From an optimization exercise on the open Yosys and OpenROAD flow, aimed at small area; shortcuts taken in it are not production practice. At most, simulation tests tie the RTL to the original design; equivalence was not proved. Not every run is shown, and edits may drop behaviour that the tests do not exercise. For run 2, only the layout was checked, not whether the RTL still works.

### Where the registers sit, run 1

Other sequential cells in the stronger grey, the rest of the logic in the fainter grey.
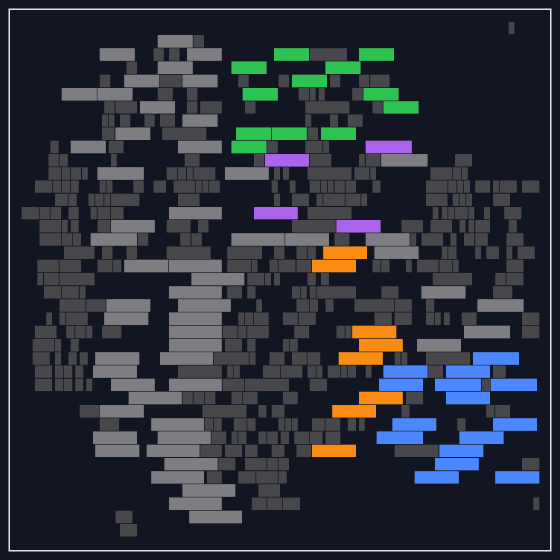
### Cells by drive strength, run 1

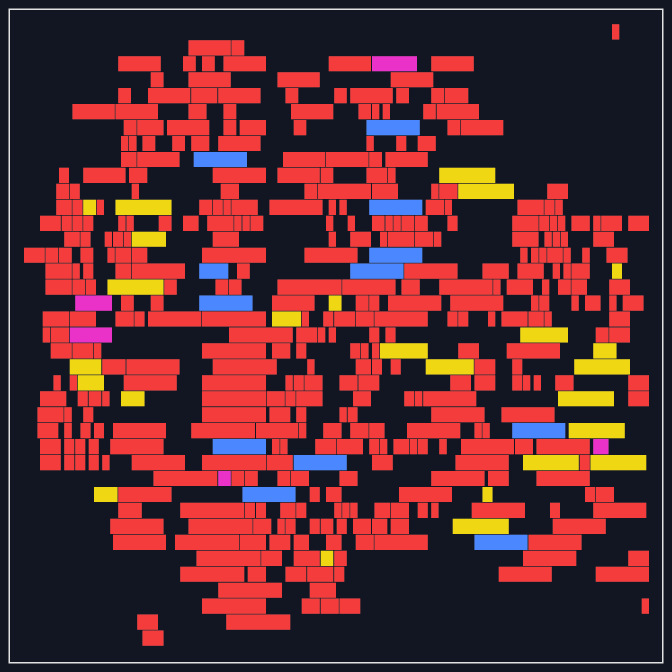
### Clock tree after CTS, run 1

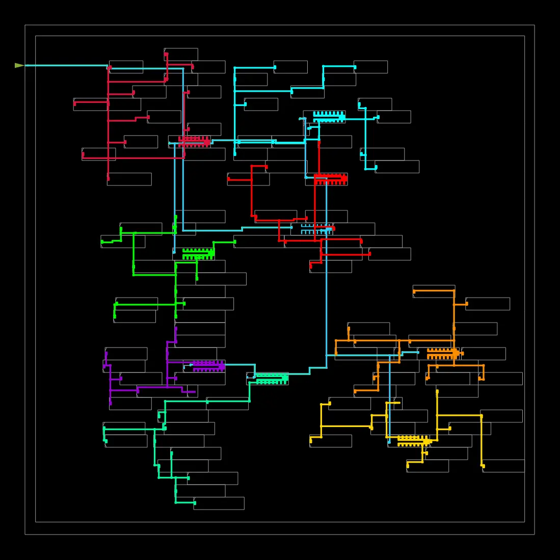
--- flow/design.v ---
module uart_rx(
    input clk,
    input rst,
    input sci_rx,
    input en_rx,
    output reg [7:0] rx_data,
    output rx_d_val
);
localparam [3:0] STOP  = 4'b0000,
                 FING  = 4'b0001,    
                 VALID = 4'b0010,    
                 FINB  = 4'b0101,    
                 IDLE  = 4'b0110,
                 START = 4'b0111;    
localparam [11:0] TAPS = 12'h821,
                  TERM = 12'he16,
                  TMSK = 12'hebf,
                  LS   = 12'he12,
                  SETB = 12'h1,
                  CLRB = 12'hc,
                  SETF = 12'h0,
                  CLRF = 12'h8;
reg [3:0] st;
reg [11:0] tm;
wire idle = (st == IDLE) | (st == VALID);
wire term = ((tm ^ TERM) & TMSK) == 0;
wire fin  = (st == STOP);
wire tb   = term & ~fin;
wire tf   = term & fin;
wire [11:0] nx = {tm[10:0], ~^(tm & TAPS)};
wire [11:0] tn = (nx | ({12{tb}} & SETB) | ({12{tf}} & SETF))
                & ~(({12{tb}} & CLRB) | ({12{tf}} & CLRF));
assign rx_d_val = (st == VALID);
always @(posedge clk)
    tm <= idle ? LS : tn;
always @(posedge clk or posedge rst)
    if (rst)
        st <= IDLE;
    else
        case (st)
        IDLE, VALID: st <= (en_rx & ~sci_rx) ? START : IDLE;
        START:       st <= term ? 4'b1000 : (sci_rx ? IDLE : START);
        STOP:        if (term) st <= sci_rx ? FING : FINB;
        FING:        if (term) st <= VALID;
        FINB:        if (term) st <= IDLE;
        default:     if (term) st <= st + 4'd1;    
        endcase
always @(posedge clk or posedge rst)
    if (rst)
        rx_data <= 8'd0;
    else if (st[3] & term)
        rx_data[st[2:0]] <= sci_rx;
endmodule
module uart_tx(
    input clk,
    input rst,
    input [7:0] tx_data,
    input start,
    output reg sci_tx,
    output en_rx
);
localparam [3:0] IDLE = 4'b0001,
                 WAIT = 4'b0111;
localparam [11:0] TAPS = 12'h801,
                  TERM = 12'h9af,
                  TMSK = 12'hfe9,
                  LP   = 12'hcd7,
                  SETB = 12'h0,
                  CLRB = 12'h1;
reg [3:0] st;
reg [11:0] tm;
wire idle = (st == IDLE);
wire term = ((tm ^ TERM) & TMSK) == 0;
wire [11:0] nx = {tm[10:0], ~^(tm & TAPS)};
wire [11:0] tn = (nx | ({12{term}} & SETB)) & ~({12{term}} & CLRB);
assign en_rx = ~((st == WAIT) & term);
always @(posedge clk)
    tm <= idle ? LP : tn;
always @(posedge clk or posedge rst)
    if (rst)
        st <= IDLE;
    else if (idle)
        st <= start ? WAIT : IDLE;
    else if (term)
        st <= st + 4'd1;
always @(posedge clk or posedge rst)
    if (rst)
        sci_tx <= 1'b1;
    else if (~idle & term)
        sci_tx <= st[3] ? tx_data[st[2:0]] : ~st[1];
endmodule
module led(
    input [7:0] data,
    output [7:0] led
);
assign led = data;
endmodule
module clk_1k(
    input clk,
    input reset,
    output en_1k
);
localparam [14:0] TAPS = 15'h4008,
                  TERM = 15'h6f59,
                  TMSK = 15'h6fdf,
                  RST  = 15'h1c04,
                  SETJ = 15'h0,
                  CLRJ = 15'h1;
reg [14:0] lf;
assign en_1k = ((lf ^ TERM) & TMSK) == 0;
wire [14:0] nx = {lf[13:0], ~^(lf & TAPS)};
always @(posedge clk or posedge reset)
    if (reset)
        lf <= RST;
    else
        lf <= (nx | ({15{en_1k}} & SETJ)) & ~({15{en_1k}} & CLRJ);
endmodule
module seg2(
    input clk,
    input en,
    input [7:0] data,
    input rst,
    output [3:0] dig,
    output reg [7:0] segments
);
reg d0, d1;
reg [3:0] data_temp;
assign dig = {2'b11, d1, d0};
always @(posedge clk or posedge rst)
    if (rst) begin
        d0 <= 1'b1;
        d1 <= 1'b1;
        data_temp <= 4'd0;
    end else if (en) begin
        d0 <= ~d0;
        d1 <= d0;
        data_temp <= d0 ? data[3:0] : data[7:4];
    end
always @(*)
    if (rst)
        segments = 8'h00;
    else
        case (data_temp)
        4'h0: segments = 8'hc0;
        4'h1: segments = 8'hf9;
        4'h2: segments = 8'ha4;
        4'h3: segments = 8'hb0;
        4'h4: segments = 8'h99;
        4'h5: segments = 8'h92;
        4'h6: segments = 8'h82;
        4'h7: segments = 8'hf8;
        4'h8: segments = 8'h80;
        4'h9: segments = 8'h90;
        4'ha: segments = 8'h88;
        4'hb: segments = 8'h83;
        4'hc: segments = 8'hc6;
        4'hd: segments = 8'ha1;
        4'he: segments = 8'h86;
        default: segments = 8'h8e;
        endcase
endmodule
module data_ctl(
    input clk,
    input rst,
    input rx_d_val,
    input [7:0] rx_data,
    output reg [7:0] alu_data_a,
    output reg [7:0] alu_data_b,
    output reg [2:0] alu_cs,
    output reg alu_cin,
    output reg en_alu,
    output start_tx
);
reg [1:0] bc;
assign start_tx = rx_d_val & (bc == 2'd3);
always @(posedge clk or posedge rst)
    if (rst) begin
        bc <= 2'd0;
        en_alu <= 1'b0;
    end else if (rx_d_val) begin
        bc <= bc + 2'd1;
        if (bc == 2'd3)
            en_alu <= 1'b1;
    end
always @(posedge clk) begin
    if (rx_d_val & (bc == 2'd0)) alu_data_a <= rx_data;
    if (rx_d_val & (bc == 2'd1)) alu_data_b <= rx_data;
    if (rx_d_val & (bc == 2'd2)) alu_cs <= rx_data[2:0];
    if (rx_d_val & (bc == 2'd3)) alu_cin <= rx_data[0];
end
endmodule
module alu_en(
    input clk,
    input rst,
    input [7:0] data_a,
    input [7:0] data_b,
    input [2:0] cs,
    input carry_in,
    input en_alu,
    output reg [7:0] s
);
wire inv = (cs == 3'd3) | (cs == 3'd4) | (cs == 3'd5);
wire c0  = (cs == 3'd3) | (cs == 3'd4) | ((cs == 3'd5) & ~carry_in) | ((cs == 3'd6) & carry_in);
wire [8:0] sum = {1'b0, data_a} + {1'b0, data_b ^ {8{inv}}} + {8'd0, c0};
reg [7:0] f;
always @(*)
    case (cs)
    3'd0:    f = data_a & data_b;
    3'd1:    f = data_a | data_b;
    3'd4:    f = {7'd0, ~sum[8]};
    default: f = sum[7:0];
    endcase
always @(posedge clk or posedge rst)
    if (rst)
        s <= 8'd0;
    else if (en_alu & (cs != 3'd7))
        s <= f;
endmodule
module uart_alu_top(
    clk, rst_n, sci_rx,
    sci_tx, led, dig, segments
);
input clk, rst_n, sci_rx;
output sci_tx;
output [7:0] led;
output [3:0] dig;
output [7:0] segments;
wire [7:0] data_uar;
wire rx_d_val;
wire en_rx;
wire start_tx;
wire [7:0] alu_data_a;
wire [7:0] alu_data_b;
wire [2:0] alu_cs;
wire alu_cin;
wire en_alu;
wire [7:0] data_alu_s;
wire en_1k;
uart_rx UR(
    .clk(clk),
    .rst(rst_n),
    .sci_rx(sci_rx),
    .en_rx(en_rx),
    .rx_data(data_uar),
    .rx_d_val(rx_d_val)
);
uart_tx UT(
    .clk(clk),
    .rst(rst_n),
    .tx_data(data_alu_s),
    .start(start_tx),
    .sci_tx(sci_tx),
    .en_rx(en_rx)
);
led LD(
    .data(data_uar),
    .led(led)
);
clk_1k CL1(
    .clk(clk),
    .reset(rst_n),
    .en_1k(en_1k)
);
seg2 SG(
    .clk(clk),
    .en(en_1k),
    .data(data_alu_s),
    .rst(rst_n),
    .dig(dig),
    .segments(segments)
);
data_ctl DC(
    .clk(clk),
    .rst(rst_n),
    .rx_d_val(rx_d_val),
    .rx_data(data_uar),
    .alu_data_a(alu_data_a),
    .alu_data_b(alu_data_b),
    .alu_cs(alu_cs),
    .alu_cin(alu_cin),
    .en_alu(en_alu),
    .start_tx(start_tx)
);
alu_en ALU(
    .clk(clk),
    .rst(rst_n),
    .data_a(alu_data_a),
    .data_b(alu_data_b),
    .cs(alu_cs),
    .carry_in(alu_cin),
    .en_alu(en_alu),
    .s(data_alu_s)
);
endmodule
--- flow/run.sh ---
#!/bin/bash
# synth_recipe.tcl (not shown) runs the flow's synth.tcl, then flattens the netlist and writes it again
# the make line also repeats each setting of config.mk as NAME=value (left out here)
make -C /OpenROAD-flow-scripts/flow DESIGN_CONFIG=/design/flow/config.mk WORK_HOME=/design/flow/orfs CLKGATE_MAP_FILE= SYNTH_SCRIPT=/design/flow/synth_recipe.tcl finish
--- flow/config.mk ---
export PLATFORM = sky130hd
export DESIGN_NAME = uart_alu_top
export DESIGN_NICKNAME = uart_alu_top
export VERILOG_FILES = /design/flow/design.v
export SDC_FILE = /design/flow/constraint.sdc
export NUM_CORES = 4
export LEC_CHECK = 0
export CAP_MARGIN = 20
export CORE_MARGIN = 2
export CORE_UTILIZATION = 40
export SLEW_MARGIN = 20
--- flow/constraint.sdc ---
create_clock -name core_clock -period 40.0 [get_ports {clk}]
set_input_delay 8.0000 -clock core_clock [delete_from_list [all_inputs] [get_ports {clk}]]
set_output_delay 8.0000 -clock core_clock [all_outputs]
set_load 0.01 [all_outputs]
==> impl_metrics.csv, run 1 <==
group,metric,value,unit
clock_network,cts_max_level,3,
synthesis,synth_edf_count,20,
synthesis,synth_seq_cells,93,
final_layout,multi_input_comb_area,0.002107,mm2
grt,gr-usage-all-layers,13.98,%
final_layout,layout.cells.non_filler,581,
grt,grt_first_pass_wirelength,14.10,mm
synthesis,synth-seq-area-share,50.49,%
sta,setup_tns,0,ps
place,gp_congestion,0.7965,
critical_path,setup.worst_path.end,"segments[3]",
sta,period_needed,18170,ps
detailed_routing,met2_length,3.752,mm
final_layout,drive_gt1_share,9.589,%
synthesis,synthDistinctLibCells,63,
die,die_h,111.2,um
sta,hold_violations,0,
critical_path,critPathArrivalTime,10170,ps
place,port_buffers,21,
final_layout,largest_reg_flops,15,
critical_path,worstPathRequired,32000,ps
grt,gr-total-overflow,0,
critical_path,reg2reg_depth,10,
hold_path,hp-class,"flop to flop",
clock_network,cts_tree,"done",
critical_path,endpoint_kind,"primary output",
final_layout,buffers_excl_clock,22,
die,start_util,40.58,%
clock_network,numCtsBuffers,9,
synthesis,synthesis.area,0.004594,mm2
die,core-area,0.01132,mm2
final_layout,area_share_nonclk_buffers,4.190,%
critical_path,reg2reg_from,"DC.alu_cs[0]",
die,num_rows,39,
die,tap_cells,143,
detailed_routing,topRoutingLayerUsed,"met4",
critical_path,critPathMaxFanout,51,
status,status,"finished clean",
place,dp.cells,565,
grt,grt_pass1_vias,2900,
clock_network,cts_max_path_buffers,2,
grt,antenna_found_initial,0,
sta,maxSlewHeadroom,43.89,%
sta,grt_setup_unrepaired,"no",
sta,tightest_slew,841.7,ps
final_layout,largest_register,"CL1.lf",
clock_network,cts_setup_buffers,0,
critical_path,crit_type,"primary input to primary output",
place,placed_area,0.004887,mm2
synthesis,synth_area_leader_cell,"dfrtp_1",
clock_network,cts_hold_buf,0,
die,ioPinCount,24,
critical_path,startpoint,"rst_n",
final_layout,n_clock_buffer,14,
final_layout,nNetsFinal,464,
clock_network,clock_latency,340,ps
detailed_routing,dr_wl_met3,254,um
-- 'Where the registers sit' (at the start) --
legend:
  UT.tm:
    colour: green
    placed_flops: 12
    where: top middle
  UT.st:
    colour: purple
    placed_flops: 4
  ALU.s:
    colour: orange
    placed_flops: 8
  CL1.lf:
    colour: blue
    placed_flops: 15
    where: bottom right
register area: 0.002320 mm2
post-layout util: 45.90%

-- 'Cells by drive strength' (at the start) --
legend:
  _2 cells:
    colour: yellow
    cells: 25
    share: 5.7%
  _3 and _4 cells:
    colour: magenta
    cells: 5
    share: 1.1%
  _0 and _1 cells:
    colour: red
    cells: 396
    share: 90%
  _6 and larger:
    colour: blue
    cells: 12
    share: 2.7%
setup ws final: 21830 ps
Design Area, Final: 0.005196 mm2
synth-to-layout area growth: 13.10%

-- 'Clock tree after CTS' (at the start) --
clock root cell: clkbuf_16
CTS sink count: 93
Seq cells: 93

-- run 1: cells by family after synthesis --
family | count (synthesis) | synth area share, %
AO/OA/AOI/OAI | 79 | 10.98
AND/OR/NAND/NOR | 137 | 16.72
other | 1 | 0.08162
adder cells (fa/ha/maj) | 34 | 9.259
buffers and inverters | 37 | 3.731
XOR/XNOR | 21 | 4.003
flip-flops | 93 | 50.49
multiplexers | 17 | 4.738
-- run 1: worst min path at each step --
stage | endpoint | slack (ps) | cells after the start | start
3_5_place_dp | CL1.lf[6] | 340 | 0 | CL1.lf[5]
5_1_grt | CL1.lf[6] | 360 | 0 | CL1.lf[5]
2_1_floorplan | CL1.lf[6] | 330 | 0 | CL1.lf[5]
4_1_cts | CL1.lf[6] | 360 | 0 | CL1.lf[5]
3_3_place_gp | CL1.lf[6] | 340 | 0 | CL1.lf[5]
6_report | CL1.lf[6] | 360 | 0 | CL1.lf[5]
-- run 1: per-layer routing --
metal	global-route usage [%]	vias up
met5	0	-
met4	5.185	0
met3	3.499	13
met2	22.32	36
met1	18.47	1414
li1	-	1504
### Port wiring, run 1

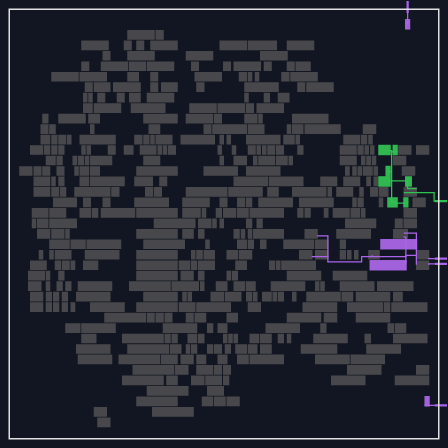

--- run 2 (changed files replaced; the others as in run 1) ---
==> flow/design.v <==
module uart_rx(
    clk, rst_n, sci_rx, en_rx,
    rx_data, rx_d_val
);
parameter td = 2604;
parameter td_half = 1302;
parameter start_bit = 1'b0;
parameter end_bit = 1'b1;
input clk;
input rst_n;
input sci_rx;
input en_rx;
output reg [7:0] rx_data;
output reg rx_d_val;     
reg [3:0] rx_idx;
reg [3:0] state;
reg [15:0] cnt;  
reg end_ck;
always @ (posedge clk or posedge rst_n)
begin
    if (rst_n)
    begin
        rx_data <= 8'b00000000;
        rx_d_val <= 0;
        rx_idx <= 0;
        state <= 0;
        cnt <= 0;
        end_ck <= 0;
    end
    else  
    begin
        if (en_rx == 1 && state == 0)  
        begin           
            rx_d_val <= 0;
            end_ck <= 0;
            if (sci_rx == start_bit)
            begin
                state <= 1;
                cnt <= 0;
            end
        end
        if (state == 1)      
        begin
            cnt <= cnt + 1;
            if (sci_rx != 0)
            begin
                state <= 0;  
            end
            if (cnt == td_half)
            begin
                cnt <= 0;
                state <= 2;
                rx_idx <= 0;
                rx_d_val <= 0;   
            end
        end
        if (state == 2)  
        begin
            cnt <= cnt + 1;
            if (cnt == td)
            begin
                cnt <= 0;
                rx_data[rx_idx] <= sci_rx;
                rx_idx <= rx_idx + 1;
            end
            if (rx_idx == 4'b1000)
            begin
                state <= 3;
            end
        end
        if (state == 3)  
        begin
            cnt <= cnt + 1;
            if (cnt == td)
            begin
                end_ck <= (sci_rx == end_bit);  
            end
            if (cnt == td + td_half)
            begin
                cnt <= 0;
                state <= 0;  
                rx_d_val <= end_ck;
            end
        end
    end
end
endmodule
module uart_tx(
    clk, rst_n, tx_data, en_tx,
    sci_tx, tx_d_end
);
parameter td = 2604;
parameter td_half = 1302;
parameter start_bit = 1'b0;
parameter end_bit = 1'b1;
input clk;
input rst_n;
input [7:0] tx_data;
input en_tx;
output reg sci_tx;
output reg tx_d_end;
reg [15:0] cnt;
reg [3:0] state;
reg [3:0] tx_idx;
always @ (posedge clk or posedge rst_n)
begin
    if (rst_n)
    begin
        sci_tx <= 1;
        cnt <= 0;
        state <= 0;
        tx_idx <= 0;
        tx_d_end <= 1;
    end
    else
    begin
        if (state == 0 && en_tx == 1)  
        begin
            state <= 1;
            sci_tx <= start_bit;     
            tx_d_end <= 0;  
        end
        if (state == 1)  
        begin
            cnt <= cnt + 1;
            if (cnt == td)
            begin
                cnt <= 0;
                state <= 2;
                tx_idx <= 0;
                sci_tx <= tx_data[tx_idx];
            end
        end
        if (state == 2)
        begin
            cnt <= cnt + 1;
            if (cnt == td)
            begin
                cnt <= 0;
                sci_tx <= tx_data[tx_idx + 1];
                tx_idx <= tx_idx + 1;
                if (tx_idx == 4'b0111)
                begin
                    state <= 3;
                    sci_tx <= end_bit;
                    tx_idx <= 0;
                end
            end
        end
        if (state == 3)
        begin
            cnt <= cnt + 1;
            if (cnt == td)   
            begin
                cnt <= 0;
                state <= 0;
                tx_d_end <= 1;   
                sci_tx <= 1;
            end
        end
    end
end
endmodule
module led(
    data, 
    led
);
input [7:0] data;
output reg[7:0] led;
always @ (*)
begin
    led <= data;
end
endmodule
module clk_1k(
    input clk,
    input reset,
    output reg clk_1k,
    output en_1k
);
reg [15:0] div_reg;
assign en_1k = !(div_reg < 12500) && !clk_1k;
always @ (posedge clk, posedge reset)
if (reset) 
begin
    div_reg <= 0;
    clk_1k <= 0;
end
else 
begin
    if (div_reg < 12500)
        div_reg <= div_reg + 1;
    else
    begin
        div_reg <= 0;
        clk_1k <= ~ clk_1k;
    end
end
endmodule
module seg2(clk, en, data, rst, dig, segments);
input clk;
input en;
input [7:0] data;
input rst;
output reg [3:0] dig;
output reg [7:0] segments;
reg [3:0] data_temp;
reg state;
always @ (posedge clk or posedge rst)
begin
    if (rst)
    begin
        dig <= 4'b1111;
        data_temp <= 0;
        state <= 0;
    end
    else if (en)
    begin
        case (state)
            0: begin
                dig <= 4'b1110;
                data_temp <= data[3:0];
                state <= 1;
            end 
            1: begin
                dig<= 4'b1101;
                data_temp <= data[7:4];
                state <= 0;
            end
            default: state <= 0;
        endcase
    end
end
always @ (*)
begin
    if (rst)
        segments = 8'h00;
    else
    begin
        case (data_temp)
            0: segments = 8'hc0;
            1: segments = 8'hf9;
            2: segments = 8'ha4;
            3: segments = 8'hb0;
            4: segments = 8'h99;
            5: segments = 8'h92;
            6: segments = 8'h82;
            7: segments = 8'hf8;
            8: segments = 8'h80;
            9: segments = 8'h90;
            10: segments = 8'h88;
            11: segments = 8'h83;
            12: segments = 8'hc6;
            13: segments = 8'ha1;
            14: segments = 8'h86;
            15: segments = 8'h8e;
            default: segments = 8'h00;
        endcase
    end
end
endmodule
module data_ctl(
    clk, rst_n, rx_d_val, rx_data, tx_d_end,
    alu_data_a, alu_data_b, alu_cs, alu_cin, 
    en_alu, en_rx, en_tx
);
input clk, rst_n, rx_d_val, tx_d_end;
input [7:0] rx_data;
output reg [7:0] alu_data_a;
output reg [7:0] alu_data_b;
output reg [2:0] alu_cs;
output reg alu_cin;
output reg en_tx;
output reg en_rx;
output reg en_alu;
reg [3:0] state;
always @ (posedge clk or posedge  rst_n)
begin
    if (rst_n)
    begin
        state <= 0;
        alu_data_a <= 0;
        alu_data_b <= 0;
        alu_cs <= 0;
        alu_cin <= 0;
        en_alu <= 0;
        en_rx <= 1;  
        en_tx <= 0;  
    end
    else
    begin
        case (state)
        0: begin
            if (rx_d_val)
            begin
                alu_data_a <= rx_data;
                state <= 1;
            end
        end
        1: begin
            if (rx_d_val)
            begin
                alu_data_b <= rx_data;
                state <= 2;
            end
        end
        2: begin
            if (rx_d_val)
            begin
                alu_cs <= rx_data[2:0];
                state <= 3;
            end
        end
        3: begin
            if (rx_d_val)
            begin
                alu_cin <= rx_data[0];         
                en_alu <= 1;
                state <= 4;
            end
        end
        4: begin
            en_rx <= 0;
            en_tx <= 1;
            if (en_tx && tx_d_end)
            begin
                en_rx <= 1;
                en_tx <= 0;
                state <= 0;
            end
        end
        endcase
    end
end
endmodule
module alu_en (
    clk, data_a, data_b, cs, carry_in, en_alu, rst_n,
    s, zero, carry_out
);
input clk;
input [7:0] data_a;
input [7:0] data_b;
input [2:0] cs;
input carry_in;
input en_alu;    
input rst_n;
output reg [7:0] s;
output reg zero;
output reg carry_out;
parameter   AND = 3'b000,
            OR = 3'b001,
            ADD = 3'b010,
            SUB = 3'b011,
            SLT = 3'b100,
            SUBC= 3'b101,
            ADDC= 3'b110; 
always @(posedge clk or posedge rst_n) 
begin
    if (rst_n)
    begin
        s <= 0;
        zero <= 1;
        carry_out <= 0;
    end
    else  
    begin
        if (en_alu)
        begin
            carry_out <= 0;
            case (cs)
            AND: begin
                s <= data_a & data_b;
            end
            OR: begin
                s <= data_a | data_b;
            end
            ADD: begin
                s <= data_a + data_b;
            end
            SUB: begin
                s <= data_a - data_b;
            end
            SLT: begin
                s <= (data_a < data_b);
            end
            SUBC: begin
                if (data_a - carry_in < data_b)  
                begin
                    carry_out <= 1;
                end
                s <= {carry_out, data_a} - data_b - carry_in;
            end
            ADDC: begin
                {carry_out, s} <= data_a + data_b + carry_in;
            end
            endcase  
        end
        zero <= (s == 8'b00000000);
    end
end
endmodule
module uart_alu_top(
    clk, rst_n, sci_rx,
    sci_tx, led, dig, segments
);
input clk, rst_n, sci_rx;
output sci_tx;
output [7:0] led;
output [3:0] dig;
output [7:0] segments;
wire [7:0] alu_data_a;
wire [7:0] alu_data_b;
wire [2:0] alu_cs;
wire alu_cin;
wire [7:0] data_alu_s;
wire alu_zero;
wire alu_cout;
wire [7:0] data_uar;
wire rx_d_val;
wire tx_d_end;
wire en_tx;
wire en_rx;
wire en_alu;
wire clk_1k;
wire en_1k;
uart_rx UR(
    .clk(clk), 
    .rst_n(rst_n), 
    .sci_rx(sci_rx),
    .en_rx(en_rx),
    .rx_data(data_uar), 
    .rx_d_val(rx_d_val)
);
uart_tx UT(
    .clk(clk), 
    .rst_n(rst_n), 
    .tx_data(data_alu_s),
    .en_tx(en_tx),
    .sci_tx(sci_tx),
    .tx_d_end(tx_d_end)
);
led LD(
    .data(data_uar),
    .led(led)
);
clk_1k CL1(
    .clk(clk),
    .reset(rst_n),
    .clk_1k(clk_1k),
    .en_1k(en_1k)
);
seg2 SG(
    .clk(clk),
    .en(en_1k),
    .data(data_alu_s),
    .rst(rst_n),
    .dig(dig),
    .segments(segments)
);
data_ctl DC(
    .clk(clk), 
    .rst_n(rst_n), 
    .rx_d_val(rx_d_val), 
    .rx_data(data_uar),
    .tx_d_end(tx_d_end),
    .alu_data_a(alu_data_a), 
    .alu_data_b(alu_data_b), 
    .alu_cs(alu_cs), 
    .alu_cin(alu_cin), 
    .en_alu(en_alu), 
    .en_rx(en_rx), 
    .en_tx(en_tx)
);
alu_en ALU(
    .clk(clk),
    .data_a(alu_data_a),
    .data_b(alu_data_b),
    .cs(alu_cs),
    .carry_in(alu_cin),
    .en_alu(en_alu),
    .rst_n(rst_n),
    .s(data_alu_s),
    .zero(alu_zero),
    .carry_out(alu_cout)
);
endmodule
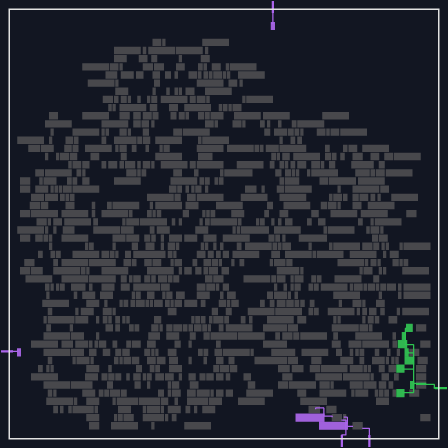
*Port wiring, run 2*
legend:
  dig:
    colour: purple
    bits: 4
    direction: output
    edge: 2 bottom, 1 top, 1 left
    end_cells: 4
    buffers: 2
    wire: 34.9 um
  rst_n:
    colour: green
    bits: 1
    direction: input
    edge: right
    end_cells: 8
    buffers: 1
    wire: 47.0 um
Top Ports: 24
Port Buffers: 21

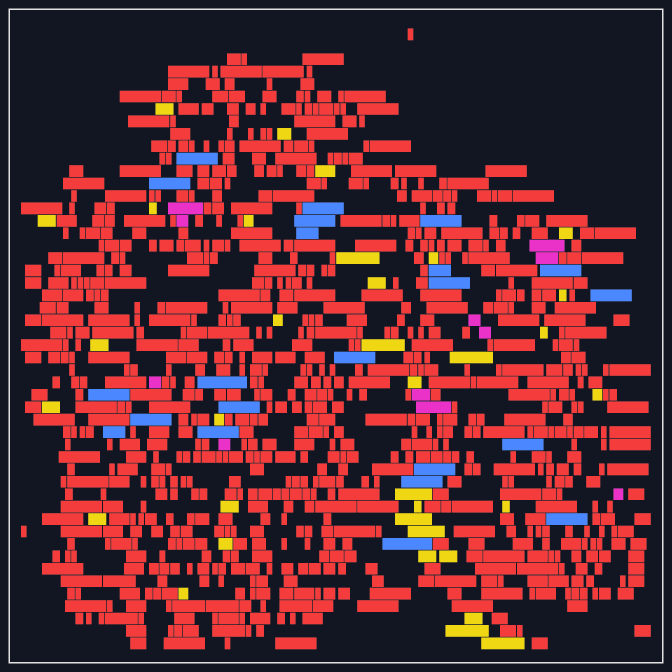
*Cells by drive strength, run 2*
legend:
  _6 and larger:
    colour: blue
    cells: 22
    share: 2.5%
  _3 and _4 cells:
    colour: magenta
    cells: 11
    share: 1.3%
  _2 cells:
    colour: yellow
    cells: 34
    share: 3.9%
  _0 and _1 cells:
    colour: red
    cells: 804
    share: 92%
non-clock buffer count: 24
synth-to-layout area growth: 12.33%
setup ws final: 22180 ps
Design Area, Final: 0.008643 mm2

==> run 2 against run 1 <==
Largest cell class is now multi-input combinational cells. Global-route usage up 3.7 points. Via count increased by 100%. Die area increased by 65%. Cell count is 90% higher. Setup slack better by 350 ps. Critical path type unchanged.
==> impl_metrics.csv, run 2 <==
group,metric,value,unit
status,status,"finished clean",
grt,busiest_layer,"met2",
detailed_routing,wl,16.86,mm
critical_path,startpoint_type,"primary input",
final_layout,nNetsFinal,922,
detailed_routing,met2_length,7.542,mm
clock_network,numCtsBuffers,17,
synthesis,synth_xor_area_share,5.691,%
critical_path,cp_num_cells,3,
place,dpl.hpwl,11.69,mm
final_layout,layout.cells.non_filler,1105,
grt,gr-total-overflow,0,
critical_path,path_cells,"clkdlybuf4s50_1 -> inv_4 -> clkdlybuf4s50_1",
synthesis,synth.most_common_cell,"dfrtp_1",
sta,maxSlewHeadroom,33.92,%
synthesis,ys_warn_count,7,
critical_path,crit_type,"primary input to primary output",
grt,grt_use_met3,4.225,%
sta,period_needed,17820,ps
grt,grt_max_degree,67,
detailed_routing,drc,0,
final_layout,final_common_cell,"dfrtp_1",
synthesis,synth_area_leader_cell,"dfrtp_1",
synthesis,synth_top_area_share,36.75,%
clock_network,cts-root-buf,"clkbuf_16",
detailed_routing,drt_iter0_drc,533,
grt,gr-usage-all-layers,17.70,%
sta,setup_tns,0,ps
critical_path,reg2reg_depth,8,
critical_path,endpoint_kind,"primary output",
synthesis,synthDistinctLibCells,76,
critical_path,worstPathRequired,32000,ps
die,core-area,0.01877,mm2
synthesis,synth-simple-area-share,20.68,%
synthesis,synth_common_cells,"dfrtp_1, nor2_1, nand2_1",
synthesis,synth_compound_area_share,15.54,%
clock_network,cts_resized,0,
synthesis,ys.flop_type,"dfrtp_1",
grt,antenna_found_initial,0,
clock_network,clk_pin_slew,50,ps
place,dp.cells,1073,
critical_path,crit_top_cell,"clkdlybuf4s50_1",
sta,clock_skew,11.28,ps
detailed_routing,viasPerCell,5.399,
synthesis,synth-seq-area-share,38.46,%
die,die-area,0.02036,mm2
clock_network,cts_hold_buf,0,
die,die_w,142.7,um
die,die_h,142.7,um
critical_path,cp_slowest_cell,"clkdlybuf4s50_1",
synthesis,synth_seq_cells,118,
critical_path,critPathMaxFanout,54,
critical_path,critPathArrivalTime,9820,ps
clock_network,cts_setup_buffers,0,
clock_network,cts_max_level,4,
synthesis,synthAdderAreaFrac,10.50,%
synthesis,muxShareOfSynthArea,4.016,%
sta,tightest_slew,982.1,ps
detailed_routing,vias,5966,
hold_path,hp-class,"flop to flop",
clock_network,cts_max_path_buffers,2,
grt,grt_util_met1,25.11,%
synthesis,synthCells,854,
sta,slew_violations,0,
sta,setup-violations-final,0,
place,gp_congestion,0.8359,
detailed_routing,wl_met1,8.593,mm
synthesis,async_flop_share,100.0,%
sta,timing.hold.ws,373.8,ps
grt,met2_usage,27.28,%
final_layout,final_cell_mix,"dfrtp_1, nor2_1, nand2_1",
synthesis,avgSynthCellArea,9.010,um2
die,num_rows,50,
final_layout,drive_gt1_share,7.692,%
detailed_routing,antenna_left,0,
sta,hold_violations,0,
detailed_routing,topRoutingLayerUsed,"met4",
grt,grt_pass1_vias,5650,
synthesis,synth_top_family_by_area,"simple AND/OR/NAND/NOR gates",
final_layout,antenna_cells,0,
clock_network,clkSinkCount,118,
critical_path,path_buf_inv,3,
final_layout,final_util,46.05,%
synthesis,synth_edf_count,0,
detailed_routing,dr.pass1.iters,5,
grt,grt_first_pass_wirelength,28.82,mm
synthesis,synthesis.area,0.007695,mm2
die,start_util,41.00,%
clock_network,cts_tree,"done",
sta,min_period_over_period,44.54,%
detailed_routing,dr_wl_met3,566,um
synthesis,ys_top_cells_by_area,"dfrtp_1, ha_1, nor2_1",
clock_network,clock_latency,420,ps
hold_path,hold_depth,0,
sta,grt_setup_unrepaired,"no",
-- run 2: layout make-up --
class | instances | area [um2]
Fill cell | 1801 | 10120
Multi-Input combinational cell | 639 | 4360
Sequential cell | 118 | 2959
Clock buffer | 23 | 478.0
Tap cell | 234 | 292.8
Timing Repair Buffer | 24 | 232.7
Inverter | 58 | 220.2
Clock inverter | 9 | 100.1
-- run 2: stage by stage --
step,worst slack [ps],cell area [um2]
floorplan,21350,7702
global placement,22150,8063
detailed placement,22130,8063
CTS,22120,8641
global route,21990,8643
finish,22180,8643
-- run 2: path summary, 6_finish.rpt --
check                      slack (ps)          endpoint        startpoint
min                               370       UT.state[2]       UT.state[2]
min in group asynchronous        8220    CL1.div_reg[3]             rst_n
max in group asynchronous       30490  DC.alu_data_a[4]             rst_n
max reg2reg                     37020          ALU.s[5]  DC.alu_data_a[1]
max                             22180       segments[7]             rst_n
min reg2reg                       370       UT.state[2]       UT.state[2]

==> port drivers added, routing unchanged <==
The results above use ideal ports. As a check the final layouts listed here were re-extracted and re-timed, cells and wires unchanged. Step 1 assumes that a clkbuf_16 drives the clock port and a buf_2 every other input. Step 2 adds t to the input delays and takes it off the output delays; t is the mean of the earliest and latest rising clock arrival at the registers after step 1. Input paths then give back, and output paths get back, about the clock's delay inside the block. a / b / c = ideal ports / drivers / drivers and shift; a / b = the first two.
| run | shift t [ns] | setup WS [ns] | latest minus earliest clock arrival (ns) | worst register clock-pin slew, ns | worst slew at a driven data input, ns |
|---|---|---|---|---|---|
| run 1 | 0.370 | 21.830 / 21.804 / 21.804 | 0.009 / 0.008 | 0.06 / 0.06 | 0.03 |
| run 2 | 0.460 | 22.183 / 22.160 / 22.160 | 0.012 / 0.012 | 0.06 / 0.06 | 0.03 |
After both steps setup and hold are still met in every run listed. For run 1, which loses most, drivers alone change the setup slack by -0.026 ns; drivers and shift together by -0.026 ns.
